This is an optimization exercise on Yosys and OpenROAD, whose aim is small area, not a production implementation. Function was checked by simulation only, so behaviour that the tests miss may differ from the original. Some runs may be left out. An edit can pass the tests and still lose a function that they never use. Power is estimated from default activity; no workload was simulated.

==> design.v <==
module FIRC(
  input signed[7:0] xIn,
  input clk,
  output logic signed[15:0] yOutC);
logic signed[15:0] ad;
logic signed[ 7:0] xQ [7];   
logic signed[15:0] p  [7];   
logic signed[ 7:0] h  [7];   
always_comb begin              
  h[0] = -2;                   
  h[1] = 0;
  h[2] = 34;
  h[3] = 64;                   
  h[4] = 34;
  h[5] = 0;                    
  h[6] = -2;                   
end                            
always @(posedge clk) begin
  xQ[0] <= xIn;				   
  for(int i=1; i<7; i++)	  
    xQ[i] <= xQ[i-1];		   
end  
always_comb
  for(int j=0; j<7; j++)
    p[j] = xQ[j] * h[j];
always_comb begin
  ad = 0;
  for(int k=0; k<7; k++)
    ad = ad + p[k];
end  
always @(posedge clk)
  yOutC <= ad;                 
endmodule
==> run.sh <==
#!/bin/bash
# synth_recipe.tcl (not shown) runs the flow's synth.tcl, then flattens the netlist and writes it again
# the make line also repeats each setting of config.mk as NAME=value (left out here)
make -C /OpenROAD-flow-scripts/flow DESIGN_CONFIG=/design/flow/config.mk WORK_HOME=/design/flow/orfs CLKGATE_MAP_FILE= SYNTH_SCRIPT=/design/flow/synth_recipe.tcl finish
==> config.mk <==
export PLATFORM = sky130hd
export DESIGN_NAME = FIRC
export DESIGN_NICKNAME = FIRC
export VERILOG_FILES = /design/flow/design.v
export SDC_FILE = /design/flow/constraint.sdc
export NUM_CORES = 4
export LEC_CHECK = 0
export CAP_MARGIN = 20
export CORE_MARGIN = 2
export CORE_UTILIZATION = 40
export SLEW_MARGIN = 20
==> constraint.sdc <==
create_clock -name core_clock -period 5.0 [get_ports {clk}]
set_input_delay 1.0000 -clock core_clock [delete_from_list [all_inputs] [get_ports {clk}]]
set_output_delay 1.0000 -clock core_clock [all_outputs]
set_load 0.01 [all_outputs]
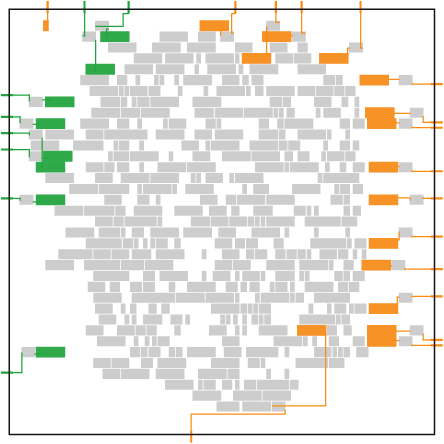
Figure 1: run 1, port wiring.
Scale: 4 px per um.
Key: green = xIn [bits 8, direction input, edge 6 left, 2 top, end cells 8, wire 78.0 um]; orange = yOutC [bits 16, direction output, edge 10 right, 5 top, 1 bottom, end cells 16, wire 179 um]

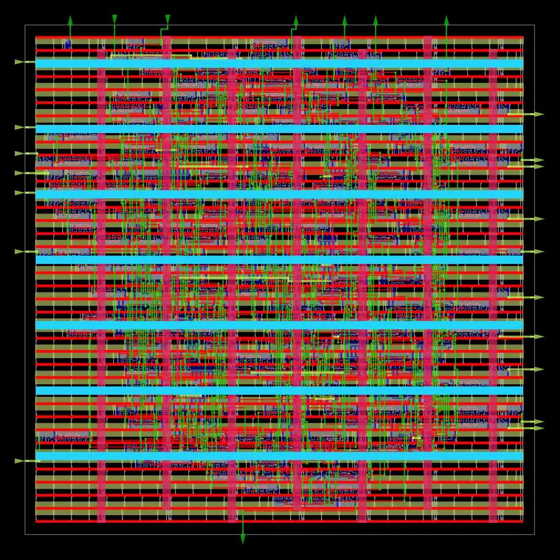
Figure 2: run 1, final layout.
row count: 37
routed wire length: 7050 um
Final Cell Area: 4980 sq um
Non-Filler Instances: 561

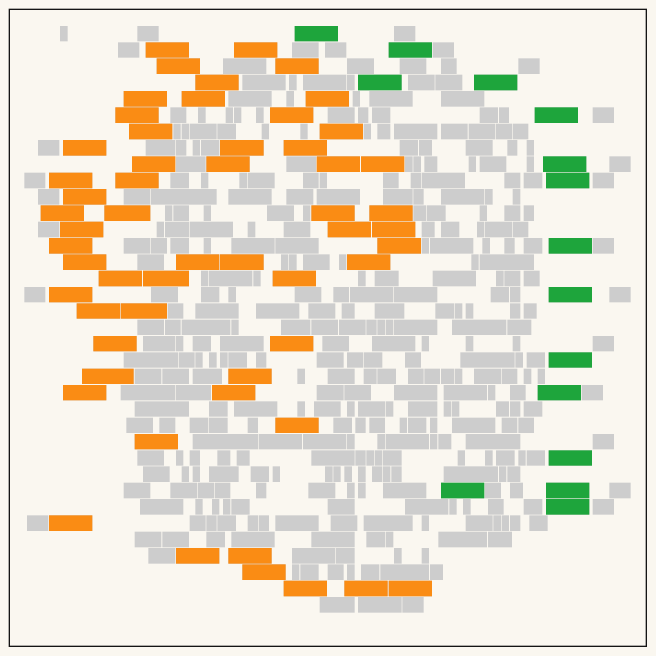
Figure 3: run 1, where the registers sit.
Scale: 6 px per um. Other cells in gray.
Key: green = yOutC [placed flops 15]; orange = xQ [placed flops 56]
post-layout util: 48.9%
sequential cell area share: 28.7%
flip-flop and latch area: 1430 sq um
sequential power: 0.000710 W

==> results.toml, run 1 <==
[outcome]
outcome = "timing/DRC/antenna clean"

[clock_tree]
ctsResizeCount = 2
insertion_delay_ns = 0.35
clockRootBuffer = "clkbuf_8"
clock_sinks = 71
cts_tree = "built"
hold_buffers = 0
cts_buffers = 9
clk_pin_slew_worst_paths_ns = 0.08
cts_setup_buffers = 0
h-tree-depth = 3
ctsLongestPathBuffers = 2

[final_layout]
multi_input_area_share_pct = 52.0
nClkBuffers = 9
n_all_inverters = 73
buffer_area_share_pct = 5.83
syn2layout_area_growth_pct = 19.8
multi_input_area_sq_um = 2590
layout.nets = 527
top_register = "xQ"
clockNetworkAreaShare_pct = 4.57
final_cell_mix = "inv_1, dfxtp_1, ha_1"
largest_reg_flops = 56
final_common_cell = "inv_1"
drive_gt1_share_pct = 13.4
nFillCells = 941
design.seq.count = 71
num-multi-input-gates = 234
largest_class = "multi-input combinational cells"
largest_registers = "xQ: 56 flops, yOutC: 15 flops"
n_antenna_cell = 0
signal_buffers = 31

[logic_synthesis]
synth_seq_area_share_pct = 34.2
ys_warn_count = 4
synth-edff-count = 0
synth_cell_types = 35
synth_area_sq_um = 4160
syn_avg_cell_area_sq_um = 10.9
ys_seq_elements = 71
async_flop_share_pct = 0
synthCells = 380
yosys_most_used_dff = "dfxtp_1"

[placed_design]
port_buffers = 23
post-place-ws_ns = -0.0429
dp_hpwl_um = 5740
numPlacedInstances = 543
place.gp.congestion = 0.824

[job]
maxCapViolations = 0

[setup_path]
r2r_end = "yOutC[14]"
ff2ff_path_depth = 20
cp-end-kind = "register"
crit_type = "register to register"
critPathRequiredTime_ns = 5.25
reg2reg_from = "xQ[2][6]"
cp_max_fo = 3
cp.arrival_ns = 5.05
startpoint = "xQ[2][6]"
endpoint = "yOutC[14]"
r2r_slack_ns = 0.20
critPathLaunchType = "register"

[sta]
setup_viol = 0
final.period_utilization_pct = 96.0
rsz0062_at_grt = "false"
slew_viol_final = 0
worst-slew-pin-transition_ns = 0.780
whs_ns = 0.327
fmax_ghz = 0.208
hold_viol = 0
max_slew_margin_pct = 47.5
clock_skew_ns = 0.00867
final.setup.worst_slack_ns = 0.201
period_needed_ns = 4.80

[global_routing]
grt_pass1_vias = 2559
grt_max_degree = 15
grt_pass1_wl_um = 11800
antenna_found_initial = 0
grt_overflow = 0
grt_usage_pct = 13.6

[routing]
vias_per_cell = 4.53
ant_nets = 0
avgRoutedWirePerCell_um = 12.6
drt_iter0_markers = 64
drc = 0
via_count = 2540
first_pass_iters = 4

[die]
start_util_pct = 40.8
chipWidth_um = 106
die-height_um = 106
ios = 25
tapCellCount = 136
fp.dieArea_sq_um = 11200
core-area_sq_um = 10200

[pwr]
leakage_nw = 2.36
power_density_nw_per_um2 = 598
vdd_ir_drop_max_mv = 0.228

[min_path]
hold_path.class = "register to register"
-- run 1: per-stage QoR --
step / setup TNS (ns) / utilization [%] / total power (W) / area (sq um)
after floorplan: 0 / - / 0.00189 / 4160
after global placement: 0 / 45.1 / 0.00225 / 4590
after detailed placement: -0.0429 / 45.1 / 0.00228 / 4590
after CTS: 0 / 47.3 / 0.00282 / 4820
after global routing: 0 / 48.9 / 0.00326 / 4980
final: 0 / 48.9 / 0.00298 / 4980
-- run 1: logic make-up after synthesis --
group           synth area share, %
other cells                  0.0902
fa+ha+maj                      36.9
simple gates                   6.47
compound gates                 7.44
flops                          34.2
buf+inv                        6.86
xor+xnor                       8.04
-- run 1: critical path, stage by stage (launching register included) --
cell	delay, ns
dfxtp_2	0.33
ha_1	0.28
ha_1	0.28
ha_2	0.18
inv_2	0.04
fa_2	0.39
nor2b_2	0.15
o21ai_2	0.09
a21oi_2	0.18
nor2_2	0.07
fa_1	0.49
fa_1	0.52
inv_1	0.06
fa_1	0.53
inv_1	0.07
ha_4	0.27
buf_4	0.11
nand2_1	0.05
o31ai_1	0.30
o22ai_1	0.16
xnor2_1	0.13
-- run 1: worst min-delay path by stage --
stage	start	endpoint	cells past startpoint
final	xQ[5][5]	xQ[6][5]	0
after global routing	xQ[5][4]	xQ[6][4]	0
after CTS	xQ[5][5]	xQ[6][5]	0
after detailed placement	xQ[1][2]	xQ[2][2]	0
after global placement	xQ[5][0]	xQ[6][0]	0
after floorplan	xQ[1][0]	xQ[2][0]	0
-- run 1: report_power, final --
part	internal, W	switching, W
logic	0.000914	0.000825
clock network	0.000288	0.000241
registers	0.000677	0.0000334
total	0.00188	0.00110
-- run 1: cells in the mapped netlist (7+ instances only) --
| master | n | area [sq um] |
|---|---|---|
| a21o_1 | 10 | 75.1 |
| a21oi_1 | 14 | 70.1 |
| dfxtp_1 | 71 | 1420 |
| fa_1 | 41 | 821 |
| ha_1 | 57 | 713 |
| inv_1 | 73 | 274 |
| nand2_1 | 7 | 26.3 |
| nor2_1 | 22 | 82.6 |
| o21a_1 | 7 | 52.6 |
| o21ai_0 | 8 | 40.0 |
| xnor2_1 | 23 | 201 |
| xor2_1 | 10 | 87.6 |
-- run 1: routing by layer --
metal	routed length (um)	GRT usage, %	share of wire (%)
met1	3290	17.1	47
met2	3450	23.0	49
met3	194	2.76	2.8
met4	128	5.64	1.8
met5	0	0	0
Figure 4. Cell sizes after repair (run 1).
Scale: 4 px per um.
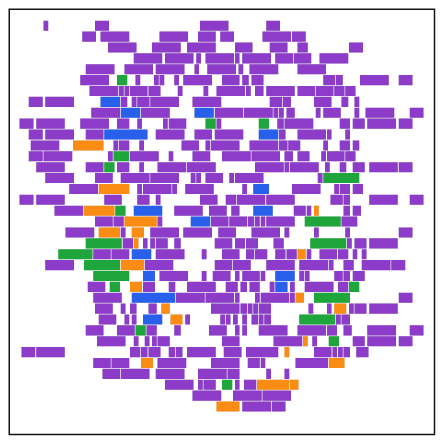

--- run 2 (changed files replaced; the others as in run 1) ---
==> design.v <==
module FIRC(
  input signed[7:0] xIn,
  input clk,
  output logic signed[15:0] yOutC);
logic signed [7:0] q0, q1, q2, q3, q4, q5, q6;   
always @(posedge clk) begin
  q0 <= xIn;
  q1 <= q0;
  q2 <= q1;
  q3 <= q2;
  q4 <= q3;
  q5 <= q4;
  q6 <= q5;
end
  wire n1 = q2[0] ^ q4[0];
  wire n2 = q2[0] & q4[0];
  wire n3 = q2[1] ^ q4[1] ^ n2;
  wire n4 = (q2[1] & q4[1]) | (q2[1] & n2) | (q4[1] & n2);
  wire n5 = q2[2] ^ q4[2] ^ n4;
  wire n6 = (q2[2] & q4[2]) | (q2[2] & n4) | (q4[2] & n4);
  wire n7 = q2[3] ^ q4[3] ^ n6;
  wire n8 = (q2[3] & q4[3]) | (q2[3] & n6) | (q4[3] & n6);
  wire n9 = q2[4] ^ q4[4] ^ n8;
  wire n10 = (q2[4] & q4[4]) | (q2[4] & n8) | (q4[4] & n8);
  wire n11 = q2[5] ^ q4[5] ^ n10;
  wire n12 = (q2[5] & q4[5]) | (q2[5] & n10) | (q4[5] & n10);
  wire n13 = q2[6] ^ q4[6] ^ n12;
  wire n14 = (q2[6] & q4[6]) | (q2[6] & n12) | (q4[6] & n12);
  wire n15 = q2[7] ^ q4[7] ^ n14;
  wire n16 = (q2[7] & q4[7]) | (q2[7] & ~n14) | (q4[7] & ~n14);
  wire n17 = 1'b1 ^ n16;
  wire n18 = q0[0] ^ q6[0] ^ n1;
  wire n19 = (q0[0] & q6[0]) | (q0[0] & ~n1) | (q6[0] & ~n1);
  wire n20 = q0[1] ^ q6[1] ^ 1'b0;
  wire n21 = (q0[1] & q6[1]) | (q0[1] & 1'b0) | (q6[1] & 1'b0);
  wire n22 = n20 ^ n3 ^ n19;
  wire n23 = (n20 & ~n3) | (n20 & n19) | (~n3 & n19);
  wire n24 = q0[2] ^ q6[2] ^ n21;
  wire n25 = (q0[2] & q6[2]) | (q0[2] & n21) | (q6[2] & n21);
  wire n26 = n24 ^ n5 ^ n23;
  wire n27 = (n24 & ~n5) | (n24 & n23) | (~n5 & n23);
  wire n28 = q0[3] ^ q6[3] ^ n25;
  wire n29 = (q0[3] & q6[3]) | (q0[3] & n25) | (q6[3] & n25);
  wire n30 = n28 ^ n7 ^ n27;
  wire n31 = (n28 & ~n7) | (n28 & n27) | (~n7 & n27);
  wire n32 = q0[4] ^ q6[4] ^ n1;
  wire n33 = (q0[4] & q6[4]) | (q0[4] & ~n1) | (q6[4] & ~n1);
  wire n34 = n32 ^ n29 ^ n9;
  wire n35 = (n32 & ~n29) | (n32 & n9) | (~n29 & n9);
  wire n36 = n31 ^ n34;
  wire n37 = n31 | n34;
  wire n38 = q3[0] ^ q0[5] ^ q6[5];
  wire n39 = (~q3[0] & q0[5]) | (~q3[0] & q6[5]) | (q0[5] & q6[5]);
  wire n40 = n38 ^ n3 ^ n33;
  wire n41 = (n38 & n3) | (n38 & ~n33) | (n3 & ~n33);
  wire n42 = n40 ^ n11 ^ n35;
  wire n43 = (~n40 & n11) | (~n40 & n35) | (n11 & n35);
  wire n44 = n37 ^ n42;
  wire n45 = n37 | n42;
  wire n46 = q3[1] ^ q0[6] ^ q6[6];
  wire n47 = (~q3[1] & q0[6]) | (~q3[1] & q6[6]) | (q0[6] & q6[6]);
  wire n48 = n46 ^ n39 ^ n5;
  wire n49 = (n46 & ~n39) | (n46 & n5) | (~n39 & n5);
  wire n50 = n41 ^ n48 ^ n13;
  wire n51 = (n41 & ~n48) | (n41 & n13) | (~n48 & n13);
  wire n52 = n43 ^ n45 ^ n50;
  wire n53 = (~n43 & n45) | (~n43 & n50) | (n45 & n50);
  wire n54 = q3[2] ^ q0[7] ^ q6[7];
  wire n55 = (q3[2] & q0[7]) | (q3[2] & q6[7]) | (q0[7] & q6[7]);
  wire n56 = n54 ^ n47 ^ n7;
  wire n57 = (n54 & ~n47) | (n54 & n7) | (~n47 & n7);
  wire n58 = n49 ^ n56 ^ n15;
  wire n59 = (n49 & ~n56) | (n49 & n15) | (~n56 & n15);
  wire n60 = n51 ^ n58 ^ n53;
  wire n61 = (~n51 & n58) | (~n51 & n53) | (n58 & n53);
  wire n62 = q3[3] ^ n55 ^ n9;
  wire n63 = (q3[3] & n55) | (q3[3] & n9) | (n55 & n9);
  wire n64 = n57 ^ n62 ^ n17;
  wire n65 = (n57 & n62) | (n57 & n17) | (n62 & n17);
  wire n66 = n59 ^ n64 ^ n61;
  wire n67 = (n59 & n64) | (n59 & ~n61) | (n64 & ~n61);
  wire n68 = q3[4] ^ n11 ^ n63;
  wire n69 = (q3[4] & n11) | (q3[4] & n63) | (n11 & n63);
  wire n70 = 1'b0 ^ n68 ^ n65;
  wire n71 = (~1'b0 & n68) | (~1'b0 & n65) | (n68 & n65);
  wire n72 = n70 ^ n67;
  wire n73 = ~n70 & n67;
  wire n74 = q3[5] ^ n13 ^ n69;
  wire n75 = (q3[5] & n13) | (q3[5] & n69) | (n13 & n69);
  wire n76 = 1'b0 ^ n74 ^ n71;
  wire n77 = (~1'b0 & n74) | (~1'b0 & n71) | (n74 & n71);
  wire n78 = n76 ^ n73;
  wire n79 = ~n76 & n73;
  wire n80 = q3[6] ^ n15 ^ n75;
  wire n81 = (q3[6] & n15) | (q3[6] & n75) | (n15 & n75);
  wire n82 = 1'b0 ^ n80 ^ n77;
  wire n83 = (~1'b0 & n80) | (~1'b0 & n77) | (n80 & n77);
  wire n84 = n79 ^ n82;
  wire n85 = n79 & ~n82;
  wire n86 = q3[7] ^ 1'b0 ^ n17;
  wire n87 = (q3[7] & 1'b0) | (q3[7] & ~n17) | (1'b0 & ~n17);
  wire n88 = n81 ^ n86 ^ n83;
  wire n89 = (n81 & n86) | (n81 & n83) | (n86 & n83);
  wire n90 = n85 ^ n88;
  wire n91 = n85 & n88;
  wire n92 = n87 ^ n89 ^ n91;
  wire n93 = (~n87 & n89) | (~n87 & n91) | (n89 & n91);
  wire n94 = 1'b0 ^ n93;
wire [14:0] yh = {~n94, ~n92, n90, ~n84, ~n78, ~n72, ~n66, n60, n52, n44, n36, n30, n26, n22, n18};
always @(posedge clk)
  yOutC <= {yh, 1'b0};
endmodule
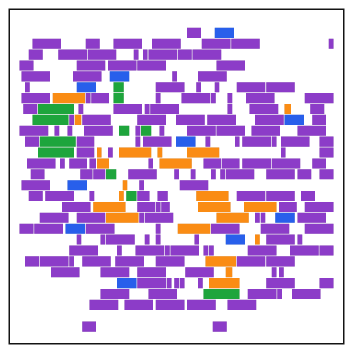
Figure 5: run 2, cell sizes after repair.
Scale: 4 px per um.
Key: green = x3 and x4 [cells 11, share 4.9%]; blue = x6 and larger [cells 10, share 4.4%]; orange = x2 [cells 22, share 9.7%]; purple = x1 and smaller [cells 183, share 81%]
P&R area growth vs syn: 24.3%
Non-clk bufs: 28
Worst Setup Slack, final: -0.375 ns
Final Cell Area: 3120 sq um

==> results.toml, run 2 <==
[setup_path]
r2r_slack_ns = -0.37
cp.arrival_ns = 5.66
startpoint = "q4[0]"
crit_type = "register to register"
critPathRequiredTime_ns = 5.29
reg2reg_from = "q4[0]"
r2r_end = "yOutC[14]"
ff2ff_path_depth = 22

[logic_synthesis]
synthTopCellsByCount = "dfxtp_1, inv_1, fa_1, ha_1, xor2_1"
ys_seq_elements = 71
synth_xor_area_share_pct = 1.05
synth_cell_types = 12
synthCells = 184
synth_most_common_cell = "dfxtp_1"
async_flop_share_pct = 0
synth_top_family_by_area = "adder cells"
synth-edff-count = 0
yosys-top-cells-area = "dfxtp_1, fa_1, inv_1, ha_1, xor2_1"
yosys.area_share.simple_pct = 0.249
ys_warn_count = 1
synth_seq_area_share_pct = 56.6
synth_area_sq_um = 2510

[pwr]
p_total_w = 0.00162
vdd_ir_drop_max_mv = 0.326
power_density_nw_per_um2 = 518

[sta]
final.period_utilization_pct = 107
slew_viol_final = 0
fmax_ghz = 0.186
final.setup.worst_slack_ns = -0.375
rsz0062_at_grt = "true"
period_needed_ns = 5.37
setup_viol = 2

[clock_tree]
clock_sinks = 71
insertion_delay_ns = 0.35
clockRootBuffer = "clkbuf_8"
h-tree-depth = 3

[placed_design]
place_area_sq_um = 2910
post-place-ws_ns = -0.528

[routing]
first_pass_iters = 4
drc = 0
routed_wl_um = 3250
vias_per_cell = 3.95
drt_iter0_markers = 13

[final_layout]
layout.nets = 276
nFillCells = 536
drive_gt1_share_pct = 19.0
n_antenna_cell = 0
final_common_cell = "dfxtp_1"

[global_routing]
grt_pass1_wl_um = 5950
grt_pass1_vias = 1286
grt_overflow = 0
grt_usage_pct = 11.7

[job]
maxCapViolations = 0

[min_path]
worstHoldStart = "q5[4]"
hold_path.class = "register to register"
hold_end = "q6[4]"
holdPathStages = 0

[outcome]
so.violations = "setup timing"
outcome = "complete, but fails checks"

[die]
start_util_pct = 41.9
die-height_um = 83.2
core-area_sq_um = 5990
row_count = 28
chipWidth_um = 83.2
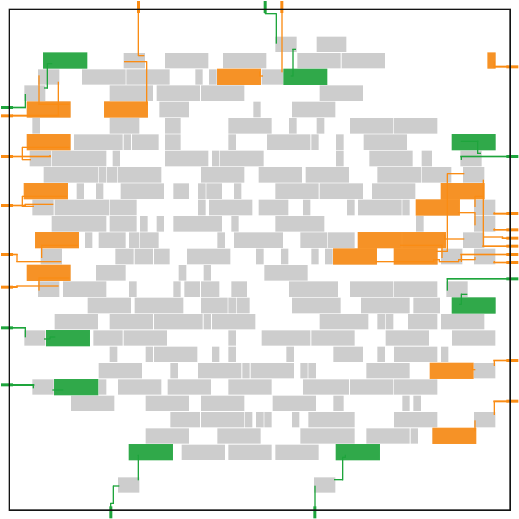
Figure 6: run 2, port wiring.
Scale: 6 px per um.
Key: orange = yOutC [bits 16, direction output, edge 9 right, 5 left, 2 top, end cells 16, wire 225 um]; green = xIn [bits 8, direction input, edge 3 left, 2 bottom, 2 right, 1 top, end cells 8, wire 79.5 um]
# IOs: 25
Buffers on Ports: 23

## run 2: logic make-up (layout without fill, tap and decap cells)
| logic type | after synthesis | after routing |
|---|---|---|
| DFF | 71 | 71 |
| buffers and inverters | 60 | 102 |
| adders and majority gates | 45 | 45 |
| AOI/OAI and AO/OA | 3 | 3 |
| xor gates and xnor gates | 3 | 3 |
| other | 1 | 1 |
| and+or+nand+nor | 1 | 1 |
## run 2: what timing repair did
action,CTS,global route
setup buffers,1,0
cloned,0,0
gates resized for setup,9,1
hold buffers,0,0
endpoints found under the setup margin,4,3
pin swaps,10,1
## run 2: worst max-delay path by stage
stage	slack (ns)	end	cells after the start
floorplan	-0.36	yOutC[14]	22
global placement	-0.49	yOutC[14]	22
finish	-0.37	yOutC[14]	22
detailed placement	-0.53	yOutC[14]	22
global route	-0.54	yOutC[14]	22
CTS	-0.45	yOutC[14]	22
## run 2: power breakdown
group / switching [W] / internal, W / leakage (nW)
combinational: 0.000258 / 0.000291 / 0.777
sequential: 0.0000268 / 0.000659 / 0.599
clock: 0.000194 / 0.000188 / 0.0850
## run 2: critical path: stages, from the launching register on
cell	delay, ns
dfxtp_2	0.35
ha_4	0.13
inv_2	0.03
fa_2	0.33
fa_2	0.34
fa_2	0.34
fa_2	0.35
fa_2	0.35
inv_2	0.07
fa_2	0.19
inv_2	0.04
fa_1	0.51
inv_1	0.06
fa_1	0.47
fa_2	0.37
inv_2	0.06
fa_2	0.18
inv_2	0.04
ha_4	0.15
ha_4	0.16
ha_4	0.15
ha_4	0.15
fa_2	0.51
## run 2: per-layer routing
metal	GRT usage (%)	wire (um)	vias up
met3	6.66	220	10
met4	5.81	76	0
met2	17.3	1540	31
met1	13.7	1410	559
li1	-	-	588
met5	0	0	-
## run 2: stage by stage
stage / hold slack, ns / TNS, ns / cells
5_1_grt: 0.331 / -1.07 / 301
3_3_place_gp: 0.310 / -1.05 / 285
6_report: 0.324 / -0.609 / 301
3_5_place_dp: 0.312 / -1.16 / 285
2_1_floorplan: 0.310 / -0.617 / 184
4_1_cts: 0.326 / -0.793 / 301
## run 2: area by class of cell
class / instances / area [sq um] / area share, %
Clock buffer: 11 / 141 / 4.53
Clock inverter: 4 / 22.5 / 0.721
Inverter: 59 / 221 / 7.09
Multi-Input combinational cell: 53 / 951 / 30.5
Sequential cell: 71 / 1420 / 45.6
Tap cell: 75 / 93.8 / 3.01
Timing Repair Buffer: 28 / 268 / 8.58
Figure 7. Final layout (run 2).
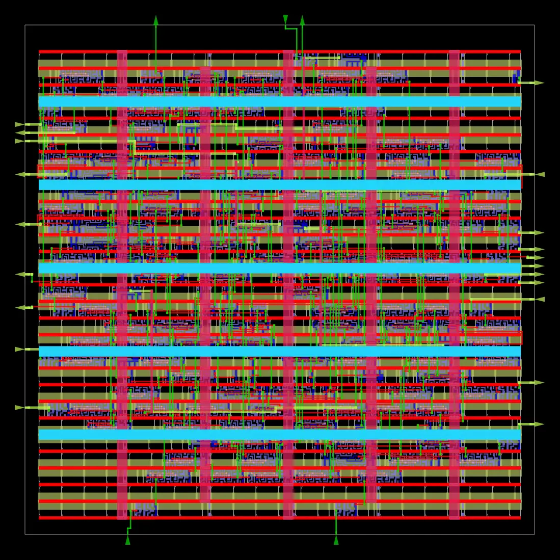

## Run 3: files that changed since run 2, shown whole
removed: run.sh
==> design.v <==
module fa(input a, input b, input c, output s, output co);
  assign s  = a ^ b ^ c;
  assign co = (a & b) | (a & c) | (b & c);
endmodule
module ha(input a, input b, output s, output co);
  assign s  = a ^ b;
  assign co = a & b;
endmodule
module xo(input a, input b, output y);
  assign y = a ^ b;
endmodule
module xn(input a, input b, output y);
  assign y = ~(a ^ b);
endmodule
module an(input a, input b, output y);
  assign y = a & b;
endmodule
module nr(input a, input b, output y);
  assign y = ~(a | b);
endmodule
module nb(input a, input b, output y);   
  assign y = ~(a | ~b);
endmodule
module nd(input a, input b, output y);
  assign y = ~(a & b);
endmodule
module aoi(input p, input c, input g, output y);
  assign y = ~(g | (p & c));
endmodule
module FIRC(
  input signed[7:0] xIn,
  input clk,
  output logic signed[15:0] yOutC);
logic signed [7:0] q0, q1, q2, q3, q4, q5, q6;   
always @(posedge clk) begin
  q0 <= xIn;
  q1 <= q0;
  q2 <= q1;
  q3 <= q2;
  q4 <= q3;
  q5 <= q4;
  q6 <= q5;
end
  wire w1, w2;
  ha u3(q2[0], q4[0], w1, w2);
  wire w4, w5;
  fa u6(q2[1], q4[1], w2, w4, w5);
  wire w7, w8;
  fa u9(q2[2], q4[2], w5, w7, w8);
  wire w10, w11;
  fa u12(q2[3], q4[3], w8, w10, w11);
  wire w13, w14;
  ha u15(q2[4], q4[4], w13, w14);
  wire w16;
  xo u17(w13, w11, w16);
  wire w18;
  aoi u19(w13, w11, w14, w18);
  wire w20;
  xo u21(q2[5], q4[5], w20);
  wire w22;
  nr u23(q2[5], q4[5], w22);
  wire w24;
  xo u25(w20, w18, w24);
  wire w26;
  aoi u27(w20, w18, w22, w26);
  wire w28, w29;
  ha u30(q2[6], q4[6], w28, w29);
  wire w31;
  xo u32(w28, w26, w31);
  wire w33;
  aoi u34(w28, w26, w29, w33);
  wire w35, w36;
  ha u37(q2[7], q4[7], w35, w36);
  wire w38;
  xo u39(w35, w33, w38);
  wire w40;
  aoi u41(w35, w33, w36, w40);
  wire i42 = ~w1;
  wire w43, w44;
  fa u45(q0[0], q6[0], i42, w43, w44);
  wire w46, w47;
  fa u48(q0[1], q6[1], 1'b0, w46, w47);
  wire i49 = ~w4;
  wire w50, w51;
  fa u52(w46, i49, w44, w50, w51);
  wire w53, w54;
  fa u55(q0[2], q6[2], w47, w53, w54);
  wire i56 = ~w7;
  wire w57, w58;
  fa u59(w53, i56, w51, w57, w58);
  wire w60, w61;
  fa u62(q0[3], q6[3], w54, w60, w61);
  wire i63 = ~w10;
  wire w64, w65;
  fa u66(w60, i63, w58, w64, w65);
  wire w67, w68;
  fa u69(q0[4], i42, w61, w67, w68);
  wire i70 = ~w16;
  wire w71, w72;
  fa u73(q6[4], i70, w67, w71, w72);
  wire i74 = ~q3[0];
  wire w75, w76;
  fa u77(i74, q0[5], q6[5], w75, w76);
  wire w78, w79;
  fa u80(w75, i49, w68, w78, w79);
  wire w81, w82;
  fa u83(w24, w78, w72, w81, w82);
  wire i84 = ~q3[1];
  wire w85, w86;
  fa u87(i84, q0[6], w76, w85, w86);
  wire w88, w89;
  fa u90(q6[6], w85, i56, w88, w89);
  wire i91 = ~w31;
  wire w92, w93;
  fa u94(w88, i91, w79, w92, w93);
  wire w95, w96;
  fa u97(q3[2], q0[7], q6[7], w95, w96);
  wire i98 = ~w86;
  wire w99, w100;
  fa u101(w95, i98, w10, w99, w100);
  wire i102 = ~w99;
  wire w103, w104;
  fa u105(w89, i102, w38, w103, w104);
  wire w106, w107;
  fa u108(q3[3], w96, w16, w106, w107);
  wire w109, w110;
  fa u111(w100, w40, w106, w109, w110);
  wire w112, w113;
  fa u114(q3[4], w24, w110, w112, w113);
  wire w115, w116;
  fa u117(q3[5], w24, i91, w115, w116);
  wire i118 = ~q3[5];
  wire w119, w120;
  fa u121(i118, q3[6], w38, w119, w120);
  wire w122, w123;
  fa u124(q3[6], q3[7], w40, w122, w123);
  wire w125;
  xo u126(w65, w71, w125);
  wire w127;
  nr u128(w65, w71, w127);
  wire w129;
  xo u130(w81, w127, w129);
  wire w131;
  nb u132(w81, w127, w131);
  wire w133;
  xo u134(w82, w92, w133);
  wire w135;
  nr u136(w82, w92, w135);
  wire w137;
  xo u138(w133, w131, w137);
  wire w139;
  aoi u140(w133, w131, w135, w139);
  wire w141, w142;
  ha u143(w93, w103, w141, w142);
  wire w144;
  xo u145(w141, w139, w144);
  wire w146;
  aoi u147(w141, w139, w142, w146);
  wire w148;
  xn u149(w104, w109, w148);
  wire w150;
  nb u151(w104, w109, w150);
  wire w152;
  xo u153(w148, w146, w152);
  wire w154;
  aoi u155(w148, w146, w150, w154);
  wire w156;
  xo u157(w107, w112, w156);
  wire w158;
  nr u159(w107, w112, w158);
  wire w160;
  xo u161(w156, w154, w160);
  wire w162;
  aoi u163(w156, w154, w158, w162);
  wire w164;
  xn u165(w113, w115, w164);
  wire w166;
  nb u167(w115, w113, w166);
  wire w168;
  xo u169(w164, w162, w168);
  wire w170;
  aoi u171(w164, w162, w166, w170);
  wire w172, w173;
  ha u174(w116, w119, w172, w173);
  wire w175;
  xo u176(w172, w170, w175);
  wire w177;
  aoi u178(w172, w170, w173, w177);
  wire w179;
  xn u180(w120, w122, w179);
  wire w181;
  nb u182(w120, w122, w181);
  wire w183;
  xo u184(w179, w177, w183);
  wire w185;
  aoi u186(w179, w177, w181, w185);
  wire w187;
  xn u188(q3[7], w123, w187);
  wire w189;
  nb u190(w123, q3[7], w189);
  wire w191;
  xo u192(w187, w185, w191);
  wire w193;
  aoi u194(w187, w185, w189, w193);
  wire i195 = ~w43;
  wire i196 = ~w50;
  wire i197 = ~w57;
  wire i198 = ~w64;
  wire i199 = ~w129;
  wire i200 = ~w144;
  wire i201 = ~w160;
  wire i202 = ~w175;
  wire i203 = ~w191;
  wire i204 = ~w193;
wire [14:0] yh = {i204, i203, w183, i202, w168, i201, w152, i200, w137, i199, w125, i198, i197, i196, i195};
always @(posedge clk)
  yOutC <= {yh, 1'b0};
endmodule
==> flow/run.sh <==
#!/bin/bash
# Standard ORFS layout (standard.sh) with: port buffers of the smallest buffer,
# and a clock tree without dummy loads and with larger sink clusters.
export BUFFER_PORTS_ARGS="-buffer_cell sky130_fd_sc_hd__buf_1"
export CTS_ARGS="-sink_clustering_enable -repair_clock_nets -dont_use_dummy_load -sink_clustering_size 36 -sink_clustering_max_diameter 200"
bash standard.sh > standard.log 2>&1
==> standard.sh <==
#!/bin/bash
# synth_recipe.tcl (not shown) runs the flow's synth.tcl, then flattens the netlist and writes it again
# the make line also repeats each setting of config.mk as NAME=value (left out here)
make -C /OpenROAD-flow-scripts/flow DESIGN_CONFIG=/design/flow/config.mk WORK_HOME=/design/flow/orfs CLKGATE_MAP_FILE= SYNTH_SCRIPT=/design/flow/synth_recipe.tcl "${@:-finish}"
==> config.mk <==
export PLATFORM = sky130hd
export DESIGN_NAME = FIRC
export DESIGN_NICKNAME = FIRC
export VERILOG_FILES = /design/flow/design.v
export SDC_FILE = /design/flow/constraint.sdc
export NUM_CORES = 4
export LEC_CHECK = 0
export ABC_AREA = 1
export CAP_MARGIN = 20
export CORE_MARGIN = 2
export CORE_UTILIZATION = 40
export SLEW_MARGIN = 20
export SYNTH_HIERARCHICAL = 1
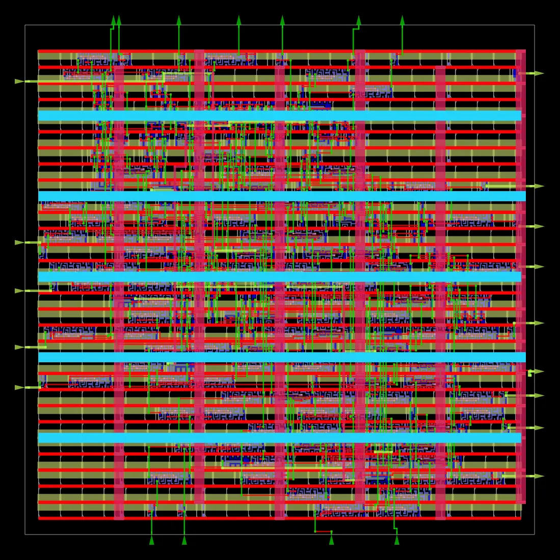
Figure 8: run 3, final layout.
routed wire length: 3700 um
Final Cell Area: 2990 sq um
row count: 29
chip height: 86.0 um

==> results.toml, run 3 <==
[final_layout]
seq_area_sq_um = 1420
final_common_cell = "dfxtp_1"
top_register = "yOutC"
syn2layout_area_growth_pct = 11.3
drive_gt1_share_pct = 8.97
n_antenna_cell = 0
largest_reg_flops = 15
layout.nets = 334

[routing]
avgRoutedWirePerCell_um = 10.1
drt_iter0_markers = 17
wl_met1_um = 1710
vias_per_cell = 4.07
ant_nets = 0
first_pass_iters = 4
met3WireLength_um = 172
wl_met2_um = 1700
top_layer_used = "met4"
drc = 0

[outcome]
outcome = "timing/DRC/antenna clean"

[setup_path]
ff2ff_path_depth = 19
r2r_end = "yOutC[14]"
crit_type = "register to register"
reg2reg_from = "q0[1]"
critPathRequiredTime_ns = 5.24
r2r_slack_ns = 0.52
cp-end-kind = "register"
critPathLaunchType = "register"
endpoint = "yOutC[14]"
cp_max_fo = 3
startpoint = "q0[1]"

[placed_design]
place.gp.congestion = 0.734
port_buffers = 23
place_area_sq_um = 2870
dp_hpwl_um = 2860

[logic_synthesis]
yosys.area_share.simple_pct = 10.5
synth_compound_area_share_pct = 3.91
synth_cell_types = 10
synth_area_sq_um = 2690
synth_top_family_by_area = "adder cells"
ys_warn_count = 7
synth_top_area_share_pct = 52.8
synth_seq_area_share_pct = 52.8
synth_most_common_cell = "dfxtp_1"
syn_avg_cell_area_sq_um = 10.4
ys_seq_elements = 71
synth_xor_area_share_pct = 0
synthTopCellsByCount = "dfxtp_1, inv_1, nand2_1, fa_1, a21oi_2"
yosysTopAreaCell = "dfxtp_1"
yosys_most_used_dff = "dfxtp_1"
synthMuxAreaShare_pct = 0
yosys-top-cells-area = "dfxtp_1, fa_1, inv_1, nand2_1, a21oi_2"
async_flop_share_pct = 0
synthCells = 258

[sta]
hold_viol = 0
setup_viol = 0
period_needed_ns = 4.48
clock_skew_ns = 0.0221
fmax_ghz = 0.223
rsz0062_at_grt = "false"
setup_tns_ns = 0
slew_viol_final = 0

[clock_tree]
ctsLongestPathBuffers = 2
cts_buffers = 9
h-tree-depth = 3
cts_tree = "built"
clockRootBuffer = "clkbuf_8"
hold_buffers = 0
clk_pin_slew_worst_paths_ns = 0.06
clock_sinks = 71
ctsResizeCount = 0
cts_setup_buffers = 0

[global_routing]
grt_pass1_wl_um = 6780
antenna_found_initial = 0
gr-usage-met3_pct = 5.77
busiest_layer = "met2"
grt_usage_pct = 12.8
grt_use_met1_pct = 15.2
grt_pass1_vias = 1552
grt_overflow = 0
grt_max_degree = 15

[min_path]
hold_path.class = "register to register"
worstHoldStart = "q1[6]"

[die]
fp.dieArea_sq_um = 7400
chipWidth_um = 86.0
ios = 25

[job]
maxCapViolations = 0

[pwr]
vdd_ir_drop_max_mv = 0.235
leakage_nw = 1.52
power_density_nw_per_um2 = 520
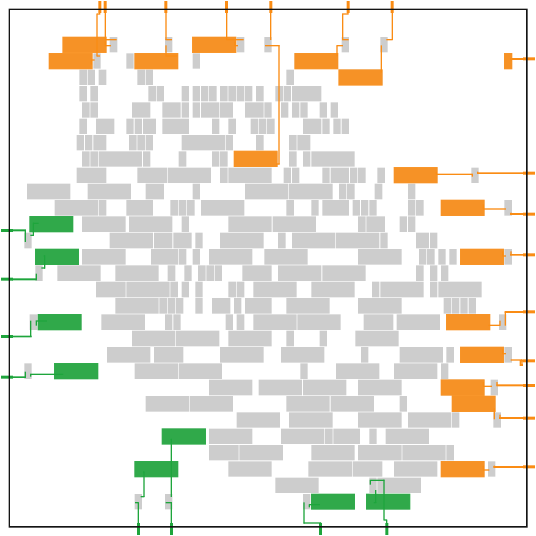
Figure 9: run 3, port wiring.
Scale: 6 px per um.
Key: green = xIn [bits 8, direction input, edge 4 bottom, 4 left, end cells 8, wire 75.0 um]; orange = yOutC [bits 16, direction output, edge 9 right, 7 top, end cells 16, wire 142 um]

==> run 3: changes by cell type in the layout (fill, tap and decap cells not counted), sizes merged, moves of 5 or more <==
cell	previous run	this run
nand2	0	63
ha	13	6
clkdlybuf4s50	23	0
buf	5	23
nor2	0	9
inv	59	68
a21oi	0	12
fa	32	27
==> run 3: worst min path at each step <==
stage	to	slack [ns]	depth (start not counted)
finish	q2[6]	0.32	0
global route	q2[7]	0.34	0
CTS	q6[6]	0.32	0
detailed placement	q2[2]	0.31	0
global placement	q2[3]	0.31	0
floorplan	q2[0]	0.31	0
==> run 3: modules after synthesis, one instance, submodules excluded <==
module / flops+latches / cells inside / cell area [sq um] / times used
ha: 0 / 1 / 12.5 / 6
aoi: 0 / 1 / 8.76 / 12
xo: 0 / 5 / 18.8 / 17
fa: 0 / 1 / 20.0 / 27
nb: 0 / 2 / 10.0 / 5
FIRC: 71 / 94 / 1510 / 1
xn: 0 / 5 / 18.8 / 4
nr: 0 / 1 / 3.75 / 4
==> run 3: where the power goes <==
part,internal [W],switching [W]
clock,0.000160,0.000178
combinational,0.000212,0.000329
sequential,0.000653,0.0000265
==> run 3: worst max-delay path, cell delays in order, from the launching register on <==
cell and delay (ns):
dfxtp_1 0.34, fa_1 0.43, fa_1 0.41, fa_1 0.40
fa_1 0.41, fa_1 0.41, fa_1 0.55, inv_1 0.05
nand2_1 0.05, nand2_1 0.09, a21oi_2 0.21, a21oi_2 0.10
a21oi_2 0.20, a21oi_2 0.10, a21oi_2 0.18, a21oi_2 0.10
a21oi_2 0.19, nand2_1 0.07, nand2_1 0.06, inv_1 0.03
==> run 3: final cells by class <==
type / instances / share of cell area, %
Sequential cell: 71 / 47.5
Multi-Input combinational cell: 119 / 33.8
Inverter: 68 / 8.52
Clock buffer: 9 / 4.14
Tap cell: 77 / 3.22
Timing Repair Buffer: 23 / 2.88
==> run 3: through the flow <==
stage / power [W] / worst slack, ns / util, % / std cells
floorplan: 0.00113 / 0.860 / - / 259
CTS: 0.00158 / 0.528 / 46.6 / 367
finish: 0.00156 / 0.517 / 46.6 / 367
global route: 0.00171 / 0.209 / 46.6 / 367
global placement: 0.00122 / 0.629 / 44.7 / 358
detailed placement: 0.00124 / 0.543 / 44.7 / 358
Figure 10. Cell sizes after repair (run 3).
Scale: 4 px per um.
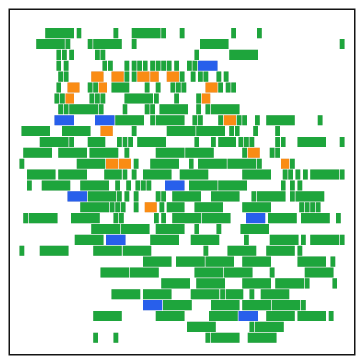

==> run 3 -> run 4 <==
==> run.sh (new file) <==
#!/bin/bash
# synth_recipe.tcl (not shown) runs the flow's synth.tcl, then flattens the netlist and writes it again
# the make line also repeats each setting of config.mk as NAME=value (left out here)
make -C /OpenROAD-flow-scripts/flow DESIGN_CONFIG=/design/flow/config.mk WORK_HOME=/design/flow/orfs CLKGATE_MAP_FILE= SYNTH_SCRIPT=/design/flow/synth_recipe.tcl finish
--- a/config.mk
+++ b/config.mk
@@ -5,7 +5,6 @@
 export SDC_FILE = /design/flow/constraint.sdc
 export NUM_CORES = 4
 export LEC_CHECK = 0
-export ABC_AREA = 1
 export CAP_MARGIN = 20
 export CORE_MARGIN = 2
 export CORE_UTILIZATION = 40
removed: flow/run.sh
removed: standard.sh
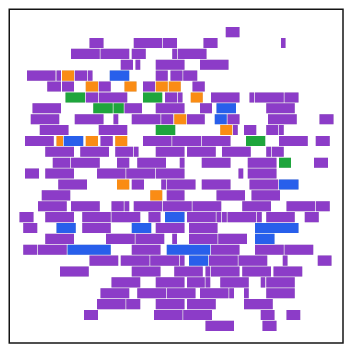
Figure 11: run 4, cell sizes after repair.
Scale: 4 px per um.
Key: green = x3 and x4 [cells 7, share 3.4%]; orange = x2 [cells 13, share 6.3%]; blue = x6 and larger [cells 13, share 6.3%]; purple = x1 and smaller [cells 175, share 84%]
P&R area growth vs syn: 22.6%
Worst Setup Slack, final: 0.445 ns
Final Cell Area: 3060 sq um
Non-clk bufs: 23

==> results.toml, run 4 <==
[global_routing]
grt_usage_pct = 11.3
grt_pass1_wl_um = 5780
antenna_found_initial = 0
grt_max_degree = 14
grt_overflow = 0
grt_pass1_vias = 1279

[routing]
vias_per_cell = 4.09
via_count = 1157
drc = 0
ant_nets = 0
routed_wl_um = 3200
first_pass_iters = 4
drt_iter0_markers = 28
avgRoutedWirePerCell_um = 11.3

[logic_synthesis]
synth_cell_types = 11
yosysTopAreaCell = "dfxtp_1"
synth_top_area_share_pct = 56.9
synth_most_common_cell = "dfxtp_1"
syn_avg_cell_area_sq_um = 14.8
async_flop_share_pct = 0
ys_seq_elements = 71
yosys_most_used_dff = "dfxtp_1"
ys_warn_count = 7
yosys-top-cells-area = "dfxtp_1, fa_1, xor2_1, a21oi_2, inv_1"
synthTopCellsByCount = "dfxtp_1, fa_1, inv_1, xor2_1, a21oi_2"
synth_seq_area_share_pct = 56.9
synthCells = 169

[placed_design]
port_buffers = 23
place_area_sq_um = 2820
dp_hpwl_um = 2470
post-place-ws_ns = 0.424
numPlacedInstances = 267
place.gp.congestion = 0.774

[setup_path]
critPathRequiredTime_ns = 5.24
critPathMaxStageDelay_ns = 0.53
worst_path_max_delay_cell = "fa_1"
cp.arrival_ns = 4.80
crit_buf_inv = 1
crit_top_cell = "fa_1"
cp-end-kind = "register"
cp_max_fo = 2
crit_type = "register to register"
crit_family = "adder cells"
critPathLaunchType = "register"

[sta]
clock_skew_ns = 0.00598
hold_viol = 0
setup_tns_ns = 0
fmax_ghz = 0.220
period_needed_ns = 4.55
setup_viol = 0
final.period_utilization_pct = 91.1
slew_viol_final = 0
rsz0062_at_grt = "false"

[final_layout]
drive_gt1_share_pct = 15.9
largest_reg_flops = 15
layout.nets = 245
final_cell_mix = "dfxtp_1, fa_1, clkdlybuf4s50_1"
nFillCells = 507
fin_cells = 283
n_antenna_cell = 0
top_register = "yOutC"
final_common_cell = "dfxtp_1"

[clock_tree]
hold_buffers = 0
insertion_delay_ns = 0.34
cts_buffers = 9
clock_sinks = 71
cts_tree = "built"
clockRootBuffer = "clkbuf_8"
cts_setup_buffers = 0
ctsLongestPathBuffers = 2
h-tree-depth = 3
ctsResizeCount = 0
clk_pin_slew_worst_paths_ns = 0.08

[pwr]
vdd_ir_drop_max_mv = 0.271
power.internal_w = 0.00132
power.switching_w = 0.000550
power_density_nw_per_um2 = 609
clockPowerShare_pct = 29.1
p_seq_share_pct = 36.8
power_switching_share_pct = 29.4
combPwrFrac_pct = 34.1

[die]
ios = 25
fp.dieArea_sq_um = 6900
chipWidth_um = 83.1
die-height_um = 83.1
start_util_pct = 41.7

[outcome]
outcome = "timing/DRC/antenna clean"

[job]
maxCapViolations = 0

[min_path]
hold_path.class = "register to register"
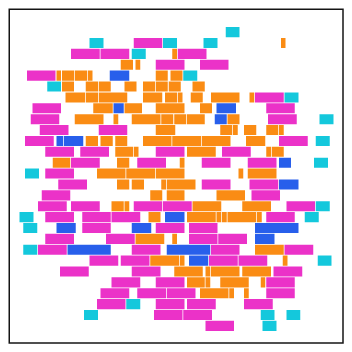
Figure 12: run 4, placement by cell class.
Scale: 4 px per um.
Key: blue = clock drivers and dummy loads [cells 16, share of their area 8.2%]; cyan = remaining buffers and delay cells [cells 23, share of their area 7.8%]; magenta = registers [cells 71, share of their area 48%]; orange = remaining logic cells [cells 98, share of their area 36%]
CORE AREA: 5990 sq um
row count: 28
sequential cell area share: 46.4%
post-layout util: 51.1%

[run 4: area by class of cell]
class / instances / area [sq um] / share of cell area (%)
inverter: 21 / 78.8 / 2.57
timing repair buffer: 23 / 230 / 7.51
sequential: 71 / 1420 / 46.4
clock buffer: 9 / 124 / 4.04
multi-input combinational: 77 / 996 / 32.5
clock inverter: 7 / 120 / 3.92
tap: 75 / 93.8 / 3.06
[run 4: modules after synthesis (local to each module, per instance), a selection]
| module | copies in the design | flops+latches | cells | area, sq um |
|---|---|---|---|---|
| FIRC | 1 | 71 | 94 | 1510 |
| nr | 4 | 0 | 1 | 3.75 |
| fa | 27 | 0 | 1 | 20.0 |
| ha | 6 | 0 | 1 | 12.5 |
| xn | 4 | 0 | 1 | 8.76 |
| nb | 5 | 0 | 1 | 13.8 |
[run 4: cell families after synthesis]
kind of cell	Yosys count	synth area share (%)
adders and majority gates	33	24.6
xor gates and xnor gates	21	7.36
AOI/OAI and AO/OA	12	4.20
buffers and inverters	22	3.45
and+or+nand+nor	9	3.35
DFF	71	56.9
other	1	0.150
[run 4: power by group through the flow]
| stage | Combinational [W] | Sequential, W | Clock (W) |
|---|---|---|---|
| finish | 0.000637 | 0.000687 | 0.000542 |
| global route | 0.000715 | 0.000697 | 0.000582 |
| CTS | 0.000649 | 0.000689 | 0.000558 |
| detailed placement | 0.000646 | 0.000702 | 0 |
| global placement | 0.000641 | 0.000700 | 0 |
| floorplan | 0.000425 | 0.000730 | 0 |
[run 4: worst paths after layout]
kind	slack, ns	cells after the start	startpoint	to
worst max-delay path	0.45	15	q2[0]	yOutC[14]
worst min-delay path	0.33	0	q5[5]	q6[5]
worst max register to register	0.45	15	q2[0]	yOutC[14]
worst min register to register	0.33	0	q5[5]	q6[5]
[run 4: stage by stage]
| step | power (W) | utilization (%) | hold slack, ns |
|---|---|---|---|
| global route | 0.00199 | 51.1 | 0.335 |
| floorplan | 0.00116 | - | 0.310 |
| detailed placement | 0.00135 | 47.1 | 0.312 |
| global placement | 0.00134 | 47.1 | 0.310 |
| finish | 0.00187 | 51.1 | 0.329 |
| CTS | 0.00190 | 51.1 | 0.331 |
[run 4: per-layer routing]
layer  vias up  part of all wire [%]  global-route usage [%]
met4         0                   3.0                    7.60
met5         -                     0                       0
met1       547                    45                    12.8
li1        577                     -                       -
met2        25                    47                    17.1
met3         8                   5.1                    5.17
Figure 13. Port wiring (run 4).
Scale: 6 px per um.
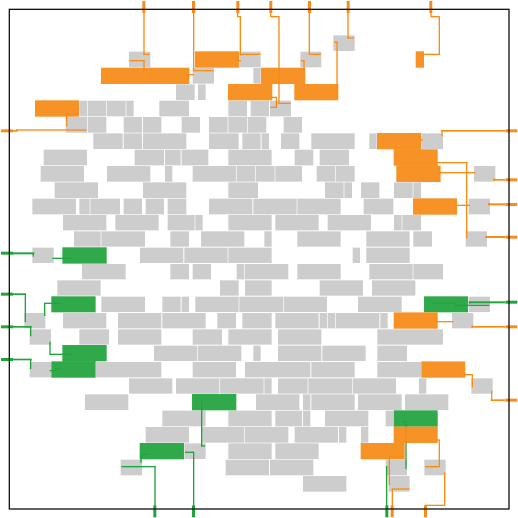

==> run 4 -> run 5 <==
==> flow/run.sh (new file) <==
#!/bin/bash
export BUFFER_PORTS_ARGS="-buffer_cell sky130_fd_sc_hd__buf_1"
export CTS_ARGS="-sink_clustering_enable -repair_clock_nets -dont_use_dummy_load -sink_clustering_size 71 -sink_clustering_max_diameter 300 -buf_list sky130_fd_sc_hd__clkbuf_16"
bash standard.sh > standard.log 2>&1
==> standard.sh (new file) <==
#!/bin/bash
# synth_recipe.tcl (not shown) runs the flow's synth.tcl, then flattens the netlist and writes it again
# the make line also repeats each setting of config.mk as NAME=value (left out here)
make -C /OpenROAD-flow-scripts/flow DESIGN_CONFIG=/design/flow/config.mk WORK_HOME=/design/flow/orfs CLKGATE_MAP_FILE= SYNTH_SCRIPT=/design/flow/synth_recipe.tcl "${@:-finish}"
--- a/config.mk
+++ b/config.mk
@@ -5,8 +5,9 @@
 export SDC_FILE = /design/flow/constraint.sdc
 export NUM_CORES = 4
 export LEC_CHECK = 0
+export ABC_AREA = 1
 export CAP_MARGIN = 20
 export CORE_MARGIN = 2
-export CORE_UTILIZATION = 40
+export CORE_UTILIZATION = 70
 export SLEW_MARGIN = 20
 export SYNTH_HIERARCHICAL = 1
removed: run.sh
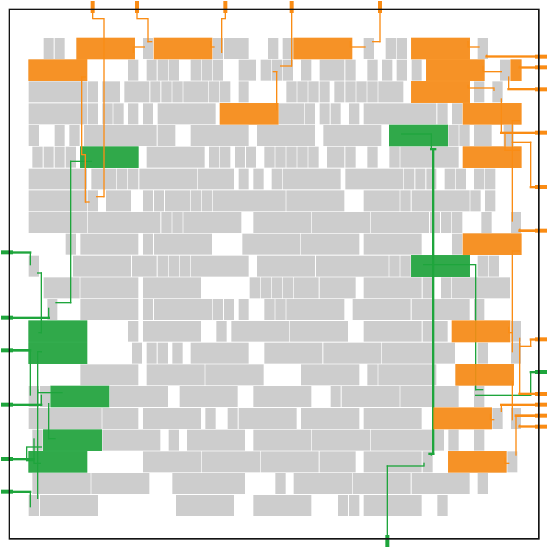
Figure 14: run 5, port wiring.
Scale: 8 px per um.
Key: green = xIn [bits 8, direction input, edge 6 left, 1 bottom, 1 right, end cells 8, wire 185 um]; orange = yOutC [bits 16, direction output, edge 11 right, 5 top, end cells 16, wire 184 um]

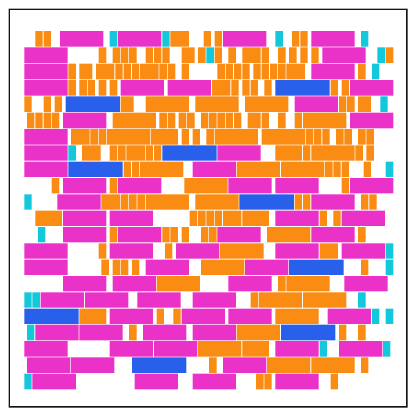
Figure 15: run 5, placement by cell class.
Scale: 6 px per um.
Key: blue = clock-net drivers [cells 9, share of their area 7.5%]; cyan = remaining buffers and delay cells [cells 23, share of their area 2.9%]; magenta = registers [cells 71, share of their area 47%]; orange = remaining logic cells [cells 187, share of their area 42%]
row count: 22
Final Cell Area: 3060 sq um
post-layout util: 82.9%

==> results.toml, run 5 <==
[logic_synthesis]
ys_seq_elements = 71
synth_area_sq_um = 2690
syn_avg_cell_area_sq_um = 10.4
synthTopCellsByCount = "dfxtp_1, inv_1, nand2_1, fa_1, a21oi_2"
ys_warn_count = 7
synthCells = 258
async_flop_share_pct = 0
synth-edff-count = 0
synth_most_common_cell = "dfxtp_1"
yosys-top-cells-area = "dfxtp_1, fa_1, inv_1, nand2_1, a21oi_2"
yosysTopAreaCell = "dfxtp_1"
synth_seq_area_share_pct = 52.8
synth_cell_types = 10
yosys_most_used_dff = "dfxtp_1"
synth_top_area_share_pct = 52.8

[clock_tree]
cts_buffers = 9
hold_buffers = 0
clockRootBuffer = "clkbuf_16"
ctsResizeCount = 0
insertion_delay_ns = 0.33
cts_setup_buffers = 0
clock_sinks = 71
clk_pin_slew_worst_paths_ns = 0.06
cts_tree = "built"
ctsLongestPathBuffers = 2
h-tree-depth = 3

[setup_path]
critPathRequiredTime_ns = 5.21
cp.arrival_ns = 4.90
cp_max_fo = 3
crit_buf_inv = 2
critPathMaxStageDelay_ns = 0.54
critPathLaunchType = "register"
crit_family = "adder cells"
worst_path_max_delay_cell = "fa_1"
crit_type = "register to register"
crit_top_cell = "a21oi_2"
cp_cell_sequence = "fa_1 > fa_1 > fa_1 > fa_1 > fa_1 > fa_1 > inv_1 > nand2_1 > nand2_1 > a21oi_2 > a21oi_2 > a21oi_2 > a21oi_2 > a21oi_2 > a21oi_2 > a21oi_2 > nand2_1 > nand2_1 > inv_1"
cp-end-kind = "register"

[outcome]
outcome = "timing/DRC/antenna clean"

[sta]
hold_viol = 0
slew_viol_final = 0
period_needed_ns = 4.70
final.period_utilization_pct = 93.9
fmax_ghz = 0.213
clock_skew_ns = 0.0235
rsz0062_at_grt = "false"
setup_viol = 0

[routing]
drc = 0
drt_iter0_markers = 79
ant_nets = 0
routed_wl_um = 4770
first_pass_iters = 4
vias_per_cell = 4.83
via_count = 1632
avgRoutedWirePerCell_um = 14.1

[final_layout]
final_cell_mix = "dfxtp_1, inv_1, nand2_1"
syn2layout_area_growth_pct = 13.7
final_common_cell = "dfxtp_1"
largest_reg_flops = 15
layout.nets = 334
n_antenna_cell = 0
top_register = "yOutC"
drive_gt1_share_pct = 8.97

[global_routing]
grt_pass1_wl_um = 8060
grt_pass1_vias = 1832
antenna_found_initial = 0
grt_usage_pct = 26.8
grt_overflow = 0
grt_max_degree = 16

[die]
fp.dieArea_sq_um = 4360
start_util_pct = 73.0
chipWidth_um = 66.0
ios = 25
die-height_um = 66.0
core-area_sq_um = 3690

[placed_design]
place.gp.congestion = 0.772
dp_hpwl_um = 3330
port_buffers = 23

[pwr]
vdd_ir_drop_max_mv = 0.435
power_density_nw_per_um2 = 581
leakage_nw = 1.56

[min_path]
hold_path.class = "register to register"

[job]
maxCapViolations = 0
[run 5: path summary, 6_finish.rpt]
path | startpoint | to | slack, ns | depth (start not counted)
max | q0[1] | yOutC[14] | 0.30 | 19
min | q5[4] | q6[4] | 0.32 | 0
max reg2reg | q0[1] | yOutC[14] | 0.30 | 19
min reg2reg | q5[4] | q6[4] | 0.32 | 0
[run 5: Yosys stat by module, one instance, submodules excluded]
module | copies in the design | flip-flops and latches
xn | 4 | 0
xo | 17 | 0
fa | 27 | 0
FIRC | 1 | 71
aoi | 12 | 0
ha | 6 | 0
nb | 5 | 0
nr | 4 | 0
[run 5: kinds of logic after synthesis]
group	after synthesis	share of synthesized area, %
AND/OR/NAND/NOR	72	10.5
other	1	0.139
AO/OA/AOI/OAI	12	3.91
adder cells (fa/ha/maj)	33	22.9
flip-flops	71	52.8
buffers and inverters	69	9.76
[run 5: where the power goes]
| part | total (W) | switching, W | leakage [nW] | internal (W) |
|---|---|---|---|---|
| sequential | 0.000683 | 0.0000284 | 0.599 | 0.000654 |
| clock | 0.000506 | 0.000192 | 0.111 | 0.000313 |
| combinational | 0.000589 | 0.000372 | 0.853 | 0.000217 |
[run 5: routing by layer]
metal	part of all wire (%)	vias up	GRT usage, %
met1	38	766	26.0
met5	0	-	0
met4	5.7	0	20.4
li1	-	791	-
met2	53	50	48.1
met3	3.4	25	6.64
[run 5: metrics by stage]
stage / area [sq um] / hold slack (ns) / power (W) / worst slack [ns] / instances
after floorplan: 2700 / 0.310 / 0.00113 / 0.860 / 259
after global placement: 2830 / 0.310 / 0.00122 / 0.611 / 329
after detailed placement: 2830 / 0.312 / 0.00126 / 0.454 / 329
after CTS: 3060 / 0.323 / 0.00179 / 0.304 / 338
after global routing: 3060 / 0.320 / 0.00191 / 0.117 / 338
final: 3060 / 0.323 / 0.00178 / 0.303 / 338
[run 5: final cells by class]
type,instances,area [sq um]
Multi-Input combinational cell,119,1010
Tap cell,48,60.1
Clock buffer,9,225
Inverter,68,255
Fill cell,206,629
Sequential cell,71,1420
Timing Repair Buffer,23,86.3

==> screenshots <==
Where the registers sit.
shot_01.png
Scale: 6 px per um. Other sequential cells in the stronger gray, the rest of the logic in the fainter gray.
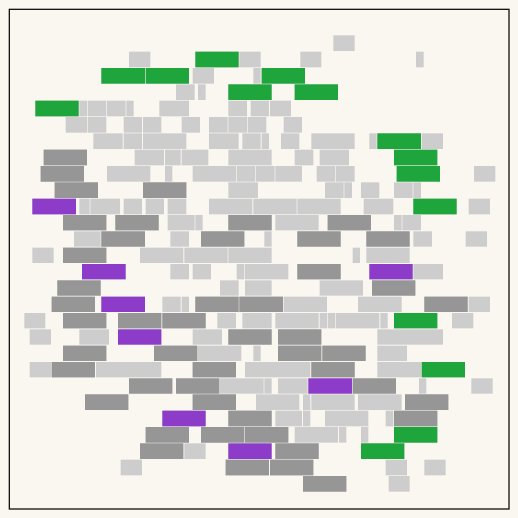
shot_02.png
Scale: 8 px per um. Other sequential cells in the stronger gray, the rest of the logic in the fainter gray.
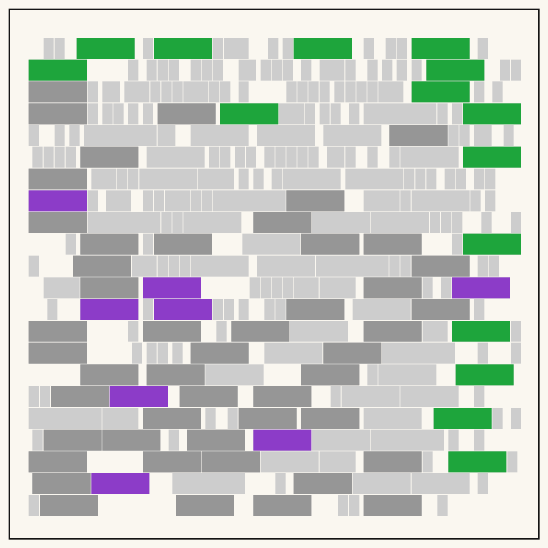
shot_03.png
Scale: 6 px per um. Other sequential cells in the stronger gray, the rest of the logic in the fainter gray.
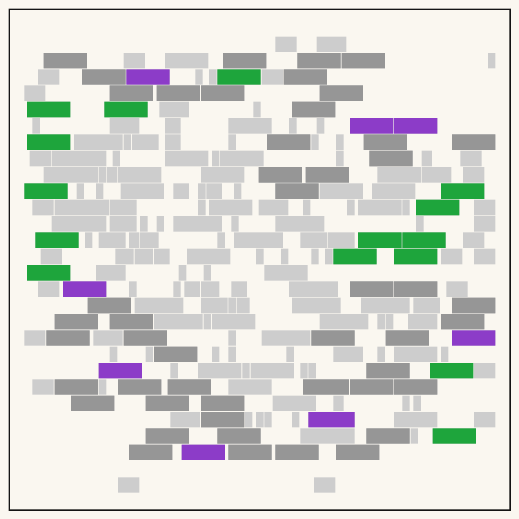
shot_04.png
Scale: 6 px per um. Other sequential cells in the stronger gray, the rest of the logic in the fainter gray.
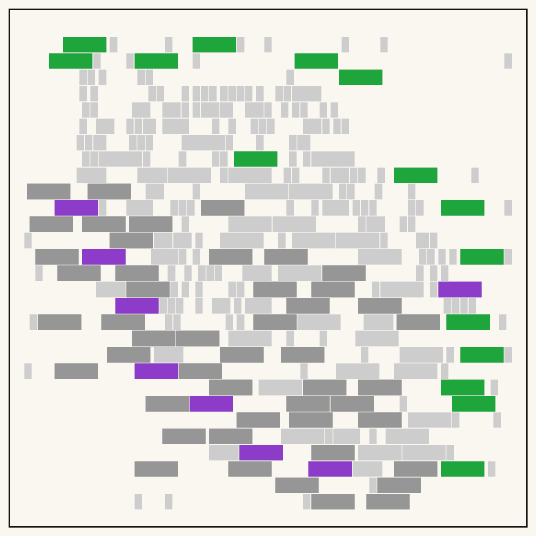
| from | picture |
|---|---|
| run 2 | shot_03.png |
| run 5 | shot_02.png |
| run 3 | shot_04.png |
| run 4 | shot_01.png |
The one with the smallest die is shot_02.png.


==> notes/layouts.md <==
Pictures saved along the way, in no particular order.

Placement by cell class.
Scale: 4 px per um.
panel A
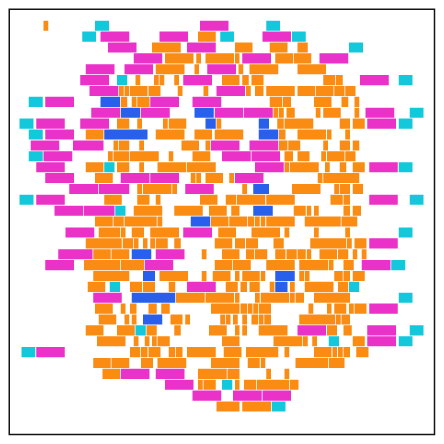
panel B
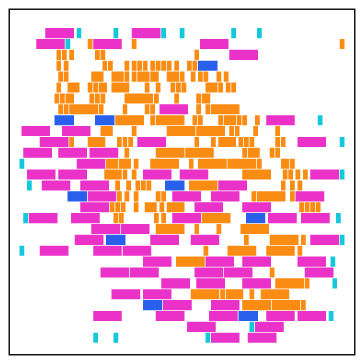
panel C
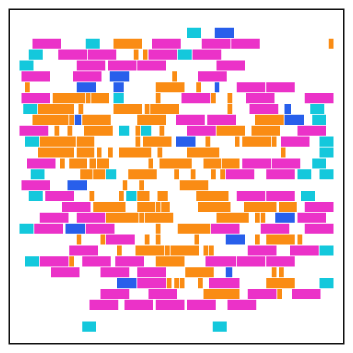
run 1: panel A
run 2: panel C
run 3: panel B

-- afterwards: timing with drivers on the ports --
Ports are ideal in the flow. The routed layouts listed here were re-timed in OpenROAD.
Step 1, drivers: a clkbuf_16 drives clk and a buf_2 each remaining input, both assumed.
Step 2 times the ports against the registers' clock, not the clock port: input delays grow and output delays shrink by t, the midpoint of the rising clock arrivals with the driver on.
Slacks: ideal / step 1 / step 2; pairs: ideal / step 1.
run	t (ns)	setup WS [ns]	slew at the worst register clock pin (ns)	worst slew at a driven data input, ns
run 1	0.381	0.201 / 0.201 / 0.201	0.09 / 0.09	0.03
run 2	0.366	-0.375 / -0.375 / -0.375	0.07 / 0.07	0.03
run 3	0.368	0.517 / 0.517 / 0.517	0.08 / 0.08	0.03
run 4	0.365	0.445 / 0.445 / 0.445	0.08 / 0.08	0.03
run 5	0.348	0.303 / 0.303 / 0.303	0.06 / 0.06	0.03
